From an optimization exercise on the open Yosys and OpenROAD flow, aimed at a short achievable clock period and few clock cycles; shortcuts taken in it are not production practice. Only simulation tests tie the RTL to the original design; equivalence was not proved. No activity file was given, so power comes from the tool's default toggle rates.

<file path="design/flow/design.v">
module ARM(input clk,rst,fwd_EN,
  output [31:0] instr_addr, input [31:0] instr_data,
  output [31:0] mem_addr, output [31:0] mem_wdata, output mem_re, output mem_we,
  input [31:0] mem_rdata, input mem_ready);
  wire Branch_taken,Hazard_Detected,_freeze,freeze,Two_Src,memReady,notMemReady,memStall,_memStall;
  wire ID_WB_EN,EXE_WB_EN,MEM_WB_EN,WB_WB_EN,writeBackEn;
  wire ID_MEM_R_EN,EXE_MEM_R_EN,MEM_MEM_R_EN,WB_MEM_R_EN;
  wire ID_MEM_W_EN,EXE_MEM_W_EN,MEM_MEM_W_EN;
  wire ID_S,EXE_S,ID_B,imm_IN,imm,hasRn;
  wire fRnSEXE,fRnSMEM,fRmSEXE,fRmSMEM,stallNeaded;
  wire ID_fRnSEXE,ID_fRnSMEM,ID_fRmSEXE,ID_fRmSMEM;
  wire [3:0] Dest_wb,SR,SR_fwd,newStatus,src1,src2;
  wire [3:0] ID_EXE_CMD,ID_Dest,EXE_EXE_CMD,EXE_Dest,MEM_EXE_CMD,MEM_Dest,WB_Dest;
  wire [11:0] Shift_operand_IN,Shift_operand;
  wire [23:0] Signed_imm_24_IN,Signed_imm_24;
  wire [31:0] IFpc,IFinstruction,IDinstructionIn;
  wire [31:0] pre_Val_Rn,pre_Val_Rm,_pre_Val_Rn,_pre_Val_Rm,Val_Rn_IN,Val_Rm_IN,Val_Rn,Val_Rm,MEM_Val_Rm;
  wire [31:0] EXE_ALU_result,MEM_ALU_result,WB_ALU_result;
  wire [31:0] IDpc,EXEpcIn,EXEpcOut,MEMpcIn,MEMpcOut,WBpcIn,WBpcOut;
  wire [31:0] BranchAddr,Result_WB,MEM_result,WB_MEM_result;
  IF_Stage ifs(clk,rst,freeze,Branch_taken,BranchAddr,instr_data,instr_addr,IFpc,IFinstruction);
  IF_Stage_Reg ifsr(clk,rst,freeze,Branch_taken,IFpc,IFinstruction,IDpc,IDinstructionIn);
  assign SR_fwd=EXE_S ? newStatus : SR;
  ID_Stage ids(clk,rst,IDinstructionIn,Result_WB,writeBackEn,Dest_wb,_freeze,SR_fwd,
        ID_WB_EN,ID_MEM_R_EN,ID_MEM_W_EN,ID_B,ID_S,ID_EXE_CMD,
        Val_Rn_IN,Val_Rm_IN,imm_IN,Shift_operand_IN,Signed_imm_24_IN,ID_Dest,
        src1,src2,Two_Src,hasRn);
  HazardDetectionUnit hdu(src1,src2,Two_Src,hasRn,EXE_Dest,EXE_WB_EN,MEM_Dest,MEM_WB_EN,Hazard_Detected);
  ForwardingUnit fu(src1,src2,EXE_Dest,MEM_Dest,fwd_EN,Two_Src,hasRn,EXE_WB_EN,EXE_MEM_R_EN,MEM_WB_EN,
                ID_fRnSEXE,ID_fRnSMEM,ID_fRmSEXE,ID_fRmSMEM,stallNeaded);
  ID_Stage_Reg idsr(clk,rst,memStall,Branch_taken,ID_WB_EN,ID_MEM_R_EN,ID_MEM_W_EN,ID_B,ID_S,
        ID_fRnSEXE,ID_fRnSMEM,ID_fRmSEXE,ID_fRmSMEM,ID_EXE_CMD,
        IDpc,Val_Rn_IN,Val_Rm_IN,imm_IN,Shift_operand_IN,Signed_imm_24_IN,ID_Dest,
        EXE_WB_EN,EXE_MEM_R_EN,EXE_MEM_W_EN,Branch_taken,EXE_S,
        fRnSEXE,fRnSMEM,fRmSEXE,fRmSMEM,EXE_EXE_CMD,
        EXEpcIn,pre_Val_Rn,pre_Val_Rm,imm,Shift_operand,Signed_imm_24,EXE_Dest);
  and a1(_freeze,Hazard_Detected,stallNeaded);
  or o2(freeze,_freeze,memStall);
  Mux #(32) fRn1(pre_Val_Rn,Result_WB,fRnSMEM,_pre_Val_Rn);
  Mux #(32) fRn2(_pre_Val_Rn,MEM_ALU_result,fRnSEXE,Val_Rn);
  Mux #(32) fRm1(pre_Val_Rm,Result_WB,fRmSMEM,_pre_Val_Rm);
  Mux #(32) fRm2(_pre_Val_Rm,MEM_ALU_result,fRmSEXE,Val_Rm);
  EXE_Stage exes(clk,EXE_EXE_CMD,EXE_MEM_R_EN,EXE_MEM_W_EN,EXEpcIn,Val_Rn,Val_Rm,imm,
                Shift_operand,Signed_imm_24,SR,EXE_ALU_result,BranchAddr,newStatus);
  EXE_Stage_Reg exesr(clk,rst,memStall,EXE_WB_EN,EXE_MEM_R_EN,EXE_MEM_W_EN,EXE_ALU_result,Val_Rm,EXE_Dest,
                MEM_WB_EN,MEM_MEM_R_EN,MEM_MEM_W_EN,MEM_ALU_result,MEM_Val_Rm,MEM_Dest);
  StatusRegister sr(newStatus,EXE_S,clk,rst,memStall,SR);
  MEM_Stage ms(clk,rst,MEM_MEM_W_EN,MEM_MEM_R_EN,MEM_ALU_result,MEM_Val_Rm,
                       MEM_result,memReady,
                       mem_addr,mem_wdata,mem_re,mem_we,mem_rdata,mem_ready);
  or o1(_memStall,MEM_MEM_W_EN,MEM_MEM_R_EN);
  not n1(notMemReady,memReady);
  and a2(memStall,notMemReady,_memStall);
  MEM_Stage_Reg memsr(clk,rst,memStall,MEM_WB_EN,MEM_MEM_R_EN,MEM_ALU_result,MEM_result,MEM_Dest,
                      writeBackEn,WB_MEM_R_EN,WB_ALU_result,WB_MEM_result,Dest_wb);
  WB_Stage wbs(WB_ALU_result,WB_MEM_result,WB_MEM_R_EN,Result_WB);
endmodule
module ALU(input [31:0] a,b,input [3:0] EXE_CMD,input c,v, output reg [31:0] w, output [3:0] SR);
  reg C,V;
  wire N,Z;
  always@(*)begin
    w=32'b0; C=c; V=v;
    if(EXE_CMD==4'b0001)      w=b;       
    else if(EXE_CMD==4'b1001) w=~b;      
    else if(EXE_CMD==4'b0010) begin   	  
      {C,w}=a+b; 
      V=(a[31]==b[31])&(a[31]!=w[31]);
    end
    else if(EXE_CMD==4'b0011) begin      
      {C,w}=a+b+{31'b0,c};
      V=(a[31]==b[31]);
    end
    else if(EXE_CMD==4'b0100) begin      
      {C,w}=a-b;
      V=(a[31]!=b[31])&(a[31]!=w[31]);
    end
    else if(EXE_CMD==4'b0101) begin      
      {C,w}=a-b-{31'b0,~c};
      V=(a[31]==b[31])&(a[31]!=w[31]);
    end
    else if(EXE_CMD==4'b0110) w=a&b;     
    else if(EXE_CMD==4'b0111) w=a|b;     
    else if(EXE_CMD==4'b1000) w=a^b;     
  end
  assign N=w[31];   
  assign Z=(w==32'b0);  
  assign SR={N,Z,C,V};
endmodule
module Adder#(parameter b)(input [b-1:0] A,B,output [b-1:0] W);
  assign W=A+B;
endmodule
module ConditionCheck(input [3:0] cond,SR,output reg res);
  wire n,z,c,v;
  assign {n,z,c,v}=SR;
  always@(*)begin
    res=1'b0;
    if(cond==4'd0)        res=z;
    else if(cond==4'd1)   res=!z;
    else if(cond==4'd2)   res=c;
    else if(cond==4'd3)   res=!c;
    else if(cond==4'd4)   res=n;
    else if(cond==4'd5)   res=!n;
    else if(cond==4'd6)   res=v;
    else if(cond==4'd7)   res=!v;
    else if(cond==4'd8)   res=c&!z;
    else if(cond==4'd9)   res=!c|z;
    else if(cond==4'd10)  res=(n==v);
    else if(cond==4'd11)  res=(n!=v);
    else if(cond==4'd12)  res=!z &(n==v);
    else if(cond==4'd13)  res=z&(n!=v);
    else if(cond==4'd14)  res=1'b1;
  end  
endmodule
module ControlUnit(input [1:0] mode,input [3:0] opcode,input s,
                   output reg [3:0] EXE_CMD,output reg mem_read,mem_write,WB_Enable,B,S,hasRn);
  always@(*)begin
    EXE_CMD=4'b0000; mem_read=1'b0; mem_write=1'b0; WB_Enable=1'b0; B=1'b0; S=1'b0; hasRn=1'b0;
    if(mode==2'b00) begin   
      if(opcode==4'b1101) begin  
        EXE_CMD=4'b0001; mem_read=1'b0; mem_write=1'b0; WB_Enable=1'b1; B=1'b0; S=s;  hasRn=1'b0; end
      else if(opcode==4'b1111) begin   
        EXE_CMD=4'b1001; mem_read=1'b0; mem_write=1'b0; WB_Enable=1'b1; B=1'b0; S=s;  hasRn=1'b0; end
      else if(opcode==4'b0100) begin   
        EXE_CMD=4'b0010; mem_read=1'b0; mem_write=1'b0; WB_Enable=1'b1; B=1'b0; S=s;  hasRn=1'b1; end
      else if(opcode==4'b0101) begin   
        EXE_CMD=4'b0011; mem_read=1'b0; mem_write=1'b0; WB_Enable=1'b1; B=1'b0; S=s;  hasRn=1'b1; end
      else if(opcode==4'b0010) begin   
        EXE_CMD=4'b0100; mem_read=1'b0; mem_write=1'b0; WB_Enable=1'b1; B=1'b0; S=s;  hasRn=1'b1; end
      else if(opcode==4'b0110) begin   
        EXE_CMD=4'b0101; mem_read=1'b0; mem_write=1'b0; WB_Enable=1'b1; B=1'b0; S=s;  hasRn=1'b1; end
      else if(opcode==4'b0000) begin   
        EXE_CMD=4'b0110; mem_read=1'b0; mem_write=1'b0; WB_Enable=1'b1; B=1'b0; S=s;  hasRn=1'b1; end
      else if(opcode==4'b1100) begin   
        EXE_CMD=4'b0111; mem_read=1'b0; mem_write=1'b0; WB_Enable=1'b1; B=1'b0; S=s;  hasRn=1'b1; end
      else if(opcode==4'b0001) begin   
        EXE_CMD=4'b1000; mem_read=1'b0; mem_write=1'b0; WB_Enable=1'b1; B=1'b0; S=s;  hasRn=1'b1; end
      else if(opcode==4'b1010) begin   
        EXE_CMD=4'b0100; mem_read=1'b0; mem_write=1'b0; WB_Enable=1'b0; B=1'b0; S=1'b1;  hasRn=1'b1; end
      else if(opcode==4'b1000) begin   
        EXE_CMD=4'b0110; mem_read=1'b0; mem_write=1'b0; WB_Enable=1'b0; B=1'b0; S=1'b1;  hasRn=1'b1; end
    end
    else if(mode==2'b01 && opcode==4'b0100) begin   
      if(s==1'b1) begin   
        EXE_CMD=4'b0010; mem_read=1'b1; mem_write=1'b0; WB_Enable=1'b1; B=1'b0; S=1'b0;  hasRn=1'b1; end
      else begin  
        EXE_CMD=4'b0010; mem_read=1'b0; mem_write=1'b1; WB_Enable=1'b0; B=1'b0; S=1'b0;  hasRn=1'b1; end
    end
    else if(mode==2'b10) begin  
      mem_read=1'b0; mem_write=1'b0; WB_Enable=1'b0; B=1'b1; S=1'b0;  hasRn=1'b0; end
  end
endmodule
module EXE_Stage(input clk,
                input [3:0] EXE_CMD,
                input MEM_R_EN,MEM_W_EN,
                input [31:0] PC,Val_Rn,Val_Rm,
                input imm,
                input [11:0] Shift_operand,
                input [23:0] Signed_imm_24,
                input [3:0] SR,
                output [31:0] ALU_result,Br_addr,
                output [3:0] status);
  wire MEM;
  wire [31:0] Val2;
  wire [31:0] Br_Im,_Br_Im;
  assign Br_Im={{8{Signed_imm_24[23]}},Signed_imm_24}<<2;
  or o(MEM,MEM_R_EN,MEM_W_EN);
  ALU alu(Val_Rn,Val2,EXE_CMD,SR[1],SR[0],ALU_result,status);
  Val2Generator v2g(Val_Rm,Shift_operand,imm,MEM,Val2);
  Adder #(32) a(PC,Br_Im,Br_addr);
endmodule
module EXE_Stage_Reg(input clk,rst,freeze,
                input WB_en_in,MEM_R_EN_in,MEM_W_EN_in,
                input [31:0] ALU_result_in,ST_val_in,
                input [3:0] Dest_in,
                output reg WB_en,MEM_R_EN,MEM_W_EN,
                output reg [31:0] ALU_result,ST_val,
                output reg [3:0] Dest);
  always@(posedge clk,posedge rst)begin
    if(rst) begin
      WB_en<=1'b0;
      MEM_R_EN<=1'b0;
      MEM_W_EN<=1'b0;
      ALU_result<=32'd0;
      ST_val<=32'd0;
      Dest<=4'd0;
    end
    else if(freeze) ;
    else begin
      WB_en<=WB_en_in;
      MEM_R_EN<=MEM_R_EN_in;
      MEM_W_EN<=MEM_W_EN_in;
      ALU_result<=ALU_result_in;
      ST_val<=ST_val_in;
      Dest<=Dest_in;
    end
  end
endmodule
module ForwardingUnit(input [3:0] src1,src2,EXE_Dest,MEM_Dest,
                      input fwd_EN,Two_Src,hasRn,EXE_WB_EN,EXE_MEM_R_EN,MEM_WB_EN,
                      output reg fRnSEXE,fRnSMEM,fRmSEXE,fRmSMEM,stallNeaded);
  always@(*) begin
    fRnSEXE=1'b0; fRnSMEM=1'b0;
    fRmSEXE=1'b0; fRmSMEM=1'b0;
    stallNeaded=1'b1;
    if(fwd_EN)begin
      stallNeaded=1'b0;
      if(EXE_WB_EN) begin
        if(src1==EXE_Dest && hasRn)begin
          if(EXE_MEM_R_EN)  stallNeaded=1'b1; else  fRnSEXE=1'b1;
        end
        if(src2==EXE_Dest && Two_Src)begin
          if(EXE_MEM_R_EN)  stallNeaded=1'b1; else  fRmSEXE=1'b1;
        end
      end
      if(MEM_WB_EN) begin
        if(src1==MEM_Dest && hasRn) fRnSMEM=1'b1;
        if(src2==MEM_Dest && Two_Src) fRmSMEM=1'b1;
      end
    end
  end
endmodule
module HazardDetectionUnit(input [3:0] src1,src2,
                            input Two_Src,hasRn,
                            input [3:0] Exe_Dest,
                            input Exe_WB_EN,
                            input [3:0] Mem_Dest,
                            input Mem_WB_EN,
                            output Hazard_Detected);
  reg memHazard,exeHazard;
  always@(*) begin
    exeHazard=1'b0;
    memHazard=1'b0;
    if(Exe_WB_EN) begin
      if((src1==Exe_Dest && hasRn) || (src2==Exe_Dest && Two_Src))
        exeHazard=1'b1;
    end
    if(Mem_WB_EN) begin
      if((src1==Mem_Dest && hasRn) || (src2==Mem_Dest && Two_Src))
        memHazard=1'b1;
    end
  end
  or o(Hazard_Detected,exeHazard,memHazard);
endmodule
module ID_Stage(input clk,rst,
                input [31:0] Instruction,Result_WB,
                input writeBackEn,
                input [3:0] Dest_wb,
                input hazard,
                input [3:0] SR,
                output WB_EN,MEM_R_EN,MEM_W_EN,B,S,
                output [3:0] EXE_CMD,
                output [31:0] Val_Rn,Val_Rm,
                output imm,
                output [11:0] Shift_operand,
                output [23:0] Signed_imm_24,
                output [3:0] Dest,src1,src2,
                output Two_src,hasRn);
    wire [1:0] mode;            
    wire [3:0] cond,opcode,Rn,Rm,_src2,_EXE_CMD;
    wire s,_MEM_R_EN,_MEM_W_EN,_WB_EN,_B,_S,res,resORhazard,nimm,__MEM_R_EN,__MEM_W_EN;
    assign mode=Instruction[27:26];
    assign cond=Instruction[31:28];
    assign opcode=Instruction[24:21];
    assign Rn=Instruction[19:16]; assign Rm=Instruction[3:0]; assign Dest=Instruction[15:12];
    assign s=Instruction[20]; assign imm=Instruction[25];
    assign Shift_operand=Instruction[11:0];
    assign Signed_imm_24=Instruction[23:0];
    assign src1=Rn; assign src2=_src2;
    assign __MEM_W_EN=_MEM_W_EN;
    Mux#(4) _m(Rm,Dest,_MEM_W_EN,_src2); 
    RegisterFile rf(clk,rst,Rn,_src2,Dest_wb,Result_WB,writeBackEn,Val_Rn,Val_Rm);
    ControlUnit cu(mode,opcode,s,_EXE_CMD,_MEM_R_EN,_MEM_W_EN,_WB_EN,_B,_S,hasRn);
    ConditionCheck cc(cond,SR,res);
    Mux#(9) m(9'b000000000,{_EXE_CMD,_MEM_R_EN,_MEM_W_EN,_WB_EN,_B,_S},resORhazard,{EXE_CMD,MEM_R_EN,MEM_W_EN,WB_EN,B,S});
    not n(nimm,imm);
    or o(Two_src,nimm,__MEM_W_EN); 
    and a(resORhazard,res,!hazard);  
endmodule
module ID_Stage_Reg(input clk,rst,freeze,flush,
                input WB_EN_IN,MEM_R_EN_IN,MEM_W_EN_IN,B_IN,S_IN,
                input fRnSEXE_IN,fRnSMEM_IN,fRmSEXE_IN,fRmSMEM_IN,
                input [3:0] EXE_CMD_IN,
                input [31:0] PC_IN,Val_Rn_IN,Val_Rm_IN,
                input imm_IN,
                input [11:0] Shift_operand_IN,
                input [23:0] Signed_imm_24_IN,
                input [3:0] Dest_IN,
                output reg WB_EN,MEM_R_EN,MEM_W_EN,B,S,
                output reg fRnSEXE,fRnSMEM,fRmSEXE,fRmSMEM,
                output reg [3:0] EXE_CMD,
                output reg [31:0] PC,Val_Rn,Val_Rm,
                output reg imm,
                output reg [11:0] Shift_operand,
                output reg [23:0] Signed_imm_24,
                output reg [3:0] Dest);
  always@(posedge clk,posedge rst)begin
    if(rst)begin
      WB_EN<=1'b0;  MEM_R_EN<=1'b0;  MEM_W_EN<=1'b0;  B<=1'b0;  S<=1'b0;
      fRnSEXE<=1'b0;  fRnSMEM<=1'b0;  fRmSEXE<=1'b0;  fRmSMEM<=1'b0;  
      EXE_CMD<=4'd0;
      PC<=32'd0;  Val_Rn<=32'd0;  Val_Rm<=32'd0;
      imm<=1'b0;
      Shift_operand<=12'd0;
      Signed_imm_24<=24'd0;
      Dest<=4'd0;
    end
    else if(flush && !freeze)begin
      WB_EN<=1'b0;  MEM_R_EN<=1'b0;  MEM_W_EN<=1'b0;  B<=1'b0;  S<=1'b0;
      fRnSEXE<=1'b0;  fRnSMEM<=1'b0;  fRmSEXE<=1'b0;  fRmSMEM<=1'b0;  
      EXE_CMD<=4'd0;
      PC<=32'd0;  Val_Rn<=32'd0;  Val_Rm<=32'd0;
      imm<=1'b0;
      Shift_operand<=12'd0;
      Signed_imm_24<=24'd0;
      Dest<=4'd0;
    end
    else if(!freeze) begin
      WB_EN<=WB_EN_IN;  MEM_R_EN<=MEM_R_EN_IN;  MEM_W_EN<=MEM_W_EN_IN;  B<=B_IN;  S<=S_IN;
      fRnSEXE<=fRnSEXE_IN;  fRnSMEM<=fRnSMEM_IN;  fRmSEXE<=fRmSEXE_IN;  fRmSMEM<=fRmSMEM_IN; 
      EXE_CMD<=EXE_CMD_IN;
      PC<=PC_IN;  Val_Rn<=Val_Rn_IN;  Val_Rm<=Val_Rm_IN;
      imm<=imm_IN;
      Shift_operand<=Shift_operand_IN;
      Signed_imm_24<=Signed_imm_24_IN;
      Dest<=Dest_IN;
    end
  end
endmodule
module IF_Stage(input clk,rst,freeze,Branch_taken,
                input [31:0] BranchAddr,
                input [31:0] instr_data,
                output [31:0] instr_addr,
                output [31:0] PC,Instruction);
  reg [31:0] pc;
  always@(posedge clk,posedge rst)begin
    if(rst) begin
      pc<=32'b0;
    end
    else if(Branch_taken)
      pc<=BranchAddr;
    else if(freeze)
      pc<=pc;
    else
      pc<=pc+32'd4;
  end
  assign PC=pc+32'b00000000000000000000000000000100;
  assign instr_addr=pc;
  assign Instruction=instr_data;
endmodule
module IF_Stage_Reg(input clk,rst,freeze,flush,
                input [31:0] PC_in,Instruction_in,
                output reg [31:0] PC,Instruction);
  always@(posedge clk,posedge rst)begin
    if(rst) begin
      PC<=32'd0;
      Instruction<=32'd0;
    end
    else if(flush) begin
      PC<=32'd0;
      Instruction<=32'd0;
    end
    else if(freeze) begin
      PC<=PC;
      Instruction<=Instruction;
    end
    else begin
      PC<=PC_in;
      Instruction<=Instruction_in;
    end
  end
endmodule
module MEM_Stage(input clk,rst,write_en,read_en,
                       input [31:0] address,writeData,
                       output[31:0] readData,output ready,
                       output [31:0] mem_addr,mem_wdata,
                       output mem_re,mem_we,
                       input [31:0] mem_rdata,
                       input mem_ready);
  assign mem_addr=address;
  assign mem_wdata=writeData;
  assign mem_re=read_en;
  assign mem_we=write_en;
  assign readData=mem_rdata;
  assign ready=mem_ready;
endmodule
module MEM_Stage_Reg(input clk,rst,freeze,WB_en_in,MEM_R_en_in,
                      input [31:0] ALU_result_in, Mem_read_value_in,
                      input [3:0] Dest_in,
                      output reg WB_en,MEM_R_en,
                      output reg [31:0] ALU_result,Mem_read_value,
                      output reg [3:0] Dest);
  always@(posedge clk,posedge rst)begin
    if(rst) begin
      WB_en<=1'b0;
      MEM_R_en<=1'b0;
      Dest<=4'd0;
      ALU_result<=32'd0;
      Mem_read_value<=32'd0;
    end
    else if(freeze) ;
    else begin
      WB_en<=WB_en_in;
      MEM_R_en<=MEM_R_en_in;
      Dest<=Dest_in;
      ALU_result<=ALU_result_in;
      Mem_read_value<=Mem_read_value_in;
    end
  end
endmodule
module Mux#(parameter b=9)(input [b-1:0]A,B,input s,output [b-1:0]w);
  assign w=s?B:A;
endmodule
module RegisterFile(input clk,rst,
                    input [3:0] src1,src2,Dest_wb,
                    input [31:0] Result_WB,
                    input writeBackEn,
                    output [31:0] reg1,reg2);
  wire [31:0] registers[0:15];
  genvar i;
  generate
    for(i=0;i<15;i=i+1) begin : r
      reg [31:0] q;
      always@(posedge rst,negedge clk)begin
        if(rst)
          q<=i;
        else if(writeBackEn && Dest_wb==i)
          q<=Result_WB;
      end
      assign registers[i]=q;
    end
  endgenerate
  assign registers[15]=32'd0;
  assign reg1=registers[src1]; assign reg2=registers[src2];
endmodule
module StatusRegister(input [3:0] newStatus,input s,clk,rst,freeze,output reg [3:0] status);
  always@(posedge clk,posedge rst)begin
    if(rst) status<=4'b0000;
    else if(s && !freeze) status<=newStatus;
  end
endmodule
module Val2Generator(input [31:0] Val_Rm,input [11:0] Shift_operand,input imm,MEM,
      output reg [31:0] Val2);
  reg [4:0] rotate_imm;
  reg [39:0] immed,_val;
  reg [63:0] __val;
  always@(*)begin
    Val2=Val_Rm; rotate_imm=5'b0; immed=40'b0; _val=40'b0; __val=64'b0;
    if(MEM)
      Val2={{20{Shift_operand[11]}},Shift_operand};
    else if(imm) begin
      rotate_imm={Shift_operand[11:8],1'b0};
      immed={Shift_operand[7:0],24'b000000000000000000000000,Shift_operand[7:0]};
      _val=immed>>rotate_imm;
      Val2=_val[31:0];
    end
    else if(Shift_operand[4]==0) begin
      if(Shift_operand[6:5]==2'b00) Val2=Val_Rm<<Shift_operand[11:7];
      if(Shift_operand[6:5]==2'b01) Val2=Val_Rm>>Shift_operand[11:7];
      if(Shift_operand[6:5]==2'b10) Val2=Val_Rm>>>Shift_operand[11:7];
      if(Shift_operand[6:5]==2'b11) begin
        __val={Val_Rm,Val_Rm}>>Shift_operand[11:7];
        Val2=__val[31:0];
      end
    end
  end 
endmodule
module WB_Stage(input [31:0] ALU_result,MEM_result,
                input MEM_R_en,
                output [31:0] out);
  Mux #(32) m(ALU_result,MEM_result,MEM_R_en,out);
endmodule
</file>
<file path="design/flow/run.sh">
#!/bin/bash
# synth_recipe.tcl (not shown) runs the flow's synth.tcl, then flattens the netlist and writes it again
# the make line also repeats each setting of config.mk as NAME=value (left out here)
make -C /OpenROAD-flow-scripts/flow DESIGN_CONFIG=/design/flow/config.mk WORK_HOME=/design/flow/orfs CLKGATE_MAP_FILE= SYNTH_SCRIPT=/design/flow/synth_recipe.tcl finish
</file>
<file path="design/flow/config.mk">
export PLATFORM = sky130hd
export DESIGN_NAME = ARM
export DESIGN_NICKNAME = ARM
export VERILOG_FILES = /design/flow/design.v
export SDC_FILE = /design/flow/constraint.sdc
export NUM_CORES = 4
export LEC_CHECK = 0
export CAP_MARGIN = 20
export CORE_MARGIN = 2
export CORE_UTILIZATION = 35
export PLACE_DENSITY = 0.55
export SLEW_MARGIN = 20
</file>
<file path="design/flow/constraint.sdc">
create_clock -name core_clock -period 12.0 [get_ports {clk}]
set_input_delay 2.4000 -clock core_clock [delete_from_list [all_inputs] [get_ports {clk}]]
set_output_delay 2.4000 -clock core_clock [all_outputs]
set_load 0.01 [all_outputs]
</file>
==> flow_metrics.tcl <==
set metrics [dict create \
    status "timing/DRC/antenna clean" \
    clk_latency_ns 0.77 \
    ctsHoldBuffers 0 \
    fin_nets 7229 \
    peakVddDrop_v 0.000166 \
    grt_pass1_wl_mm 419 \
    r2r_start "idsr.fRmSMEM" \
    core_area_um2 161000 \
    first_global_vias 56428 \
    fill_cells 16360 \
    syn_inst 7046 \
    die_h_um 407 \
    rows 147 \
    dpl.hpwl_mm 204 \
    clockBufferDepth 3 \
    portBuffers 165 \
    worstSetupStartpointType "register" \
    async_flop_share 1.00 \
    syn_avg_cell_area_um2 8.06 \
    drive_above_1_share 0.101 \
    synth_area_leaders "dfrtn_1 (20%), dfrtp_1 (17%), nand2_1 (6.8%)" \
    cp_max_fo 35 \
    synthFlopType "dfrtn_1" \
    fp.dieW_um 407 \
    min_from "ids.rf.r[0].q[10]" \
    die_area_um2 166000 \
    cts_setup_buffers 0 \
    fin_crit_sh 0.901 \
    ctsResizeCount 0 \
    ys_warn_count 13 \
    slowest_stage "a211oi_1" \
    synth_cell_type_count 121 \
    stdcell_count 9280 \
    cpPeakStageDelay_ns 0.84 \
    dp_worst_setup_slack_ns 1.21 \
    drcViolationCount 0 \
    grtUsageTotal 0.350 \
    finalWorstSetupSlack_ns 1.19 \
    rrSetupSlack_ns 1.19 \
    synth.largest_area_cell "dfrtn_1" \
    leakagePower_nw 27.2 \
    fin_crit_ns 10.81 \
    power_frac_seq 0.231 \
    p_sw_mw 11.2 \
    hold_depth 2 \
    clkTransAtPathRegs_ns 0.06 \
    finalHoldViolations 0 \
    cap_violations 0 \
    viasPerCell 6.42 \
    layout_common_cells "nand2_1 (1023), nor2_1 (837), a21oi_1 (690)" \
    vias 59578 \
    io_pins 166 \
    whs_endpoint "ids.rf.r[0].q[10]" \
    cts.htree.levels 3 \
    routed_wl_mm 296 \
    start_util 0.353 \
    clockPowerShare 0.163 \
    cts_tree "done" \
    min_path_type "reg -> reg" \
    gp_congestion 1.04 \
    dp.cells 9058 \
    startpoint "idsr.fRmSMEM" \
    worstRegToRegCells 33 \
    end_kind "register" \
    numClockSinks 855 \
]
Testbench counts, summed over its fixed seeds: cycles 11,938.
-- state kept, by name (all words and copies together) (netlist names), 3 cells and up --
name and count:
ids.rf.r.q 480, exesr.ALU_result 32, exesr.ST_val 32, idsr.PC 32
idsr.Val_Rm 32, idsr.Val_Rn 32, ifs.pc 32, ifsr.Instruction 32
ifsr.PC 32, memsr.ALU_result 32, memsr.Mem_read_value 32, idsr.Shift_operand 11
idsr.Signed_imm_24 10, exesr.Dest 4, idsr.EXE_CMD 4, memsr.Dest 4
sr.status 4, idsr.Dest 3
-- through the flow --
step	cell area, µm²	utilization	hold WS [ns]	TNS, ns
global placement	61400	0.382	0.446	0
finish	65300	0.406	0.456	0
CTS	65300	0.405	0.455	0
floorplan	56800	-	0.430	-4453.91
detailed placement	61400	0.382	0.452	0
global route	65300	0.406	0.472	0
-- cell type report --
class                      count  area (µm²)  share of cell area
multi-input combinational   5466       33000               0.505
sequential                   855       21400               0.328
timing repair buffer         428        3770              0.0577
clock buffer                 139        2970              0.0455
tap                         2160        2700              0.0414
clock inverter                76         850              0.0130
inverter                     150         567             0.00868
antenna                        6        15.0            0.000230
-- logic make-up after synthesis --
group	count (synthesis)	share of synthesized area
AND/OR/NAND/NOR	2768	0.219
multiplexers	111	0.0258
flip-flops	855	0.377
XOR/XNOR	182	0.0281
adder cells (fa/ha/maj)	134	0.0299
AO/OA/AOI/OAI	2271	0.270
buffers and inverters	725	0.0505
-- layer usage --
| metal | vias to the layer above | wire length (µm) | track usage |
|---|---|---|---|
| met3 | 805 | 31500 | 0.0883 |
| met1 | 29374 | 121000 | 0.471 |
| met2 | 3706 | 124000 | 0.508 |
| met5 | - | 26 | 0.00149 |
| li1 | 25689 | - | - |
| met4 | 4 | 19200 | 0.198 |
-- worst max path at each step --
| stage | cells past startpoint | endpoint | slack (ns) |
|---|---|---|---|
| floorplan | 1 | ids.rf.r[0].q[0] | -7.80 |
| global placement | 30 | idsr.EXE_CMD[2] | 1.16 |
| detailed placement | 30 | idsr.WB_EN | 1.21 |
| CTS | 30 | idsr.B | 1.12 |
| global route | 31 | idsr.B | 0.69 |
| finish | 33 | idsr.B | 1.19 |
-- worst register-to-register path: cells and delay by family, from the launching register on --
family                   cells  cell delay (ns)
adder cells (fa/ha/maj)      1             0.36
AO/OA/AOI/OAI               18             6.24
AND/OR/NAND/NOR              7             1.76
buffers and inverters        7             1.75
flip-flops                   1             0.59
-- power by group through the flow --
stage	Sequential [mW]	Combinational, mW	Clock [mW]
6_report	4.93	12.9	3.48
5_1_grt	5.05	13.6	3.63
4_1_cts	4.91	12.4	3.52
3_5_place_dp	4.94	12.4	0.0148
3_3_place_gp	4.93	12.4	0.0148
2_1_floorplan	4.52	7.72	0.0148
-- synthesized netlist by cell type (28+ instances only) --
cell,number
nand2_1,1025
nor2_1,873
a21oi_1,690
clkbuf_1,484
dfrtn_1,452
dfrtp_1,375
o21ai_0,365
a22oi_1,349
nand3_1,259
inv_1,143
xnor2_1,137
a211oi_1,133
ha_1,130
nand4_1,118
nor3_1,95
o41ai_1,69
mux2i_1,62
a222oi_1,59
o211ai_1,49
o22ai_1,49
a31oi_1,48
and3_1,46
nand2b_1,46
xor2_1,45
buf_2,41
a21o_1,39
a221oi_1,39
nor4_1,38
or3_1,35
and2_1,34
buf_1,34
o31ai_1,32
a211o_1,31
nor2b_1,31
nor3b_1,31
dfstp_2,28
or2_2,28
Fig. 1: M1 wires
Scale: 1.5 px per µm. Supply wires on this layer in grey. Cells faint in the background.
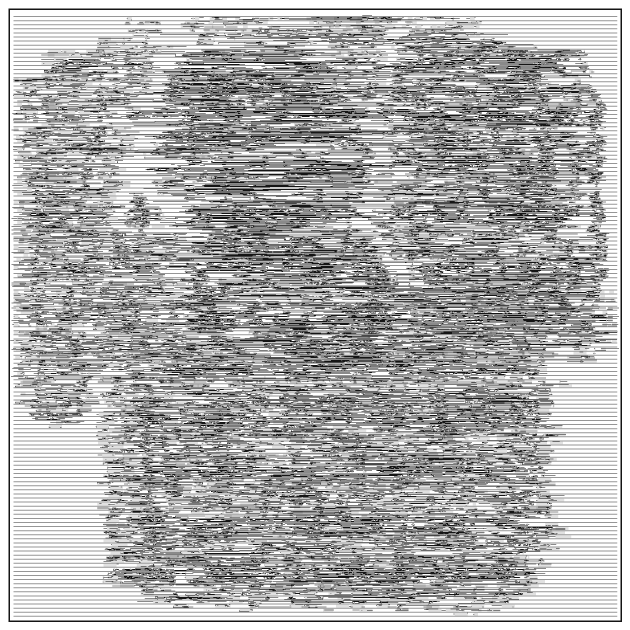
longest straight run: 138 µm
share of all routed wire: 41%

Fig. 2: signal wires on met2
Scale: 1 px per µm. Cells faint in the background.
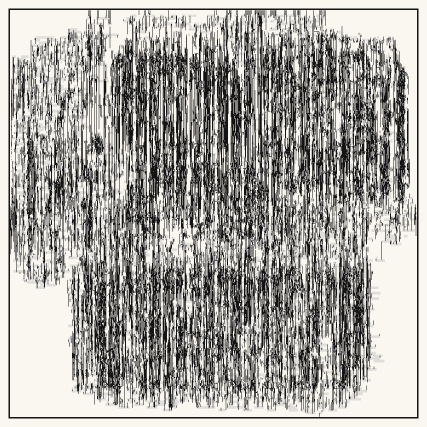
nets with wire on the layer: 5667
share of all routed wire: 42%
wire length on this layer: 124 mm

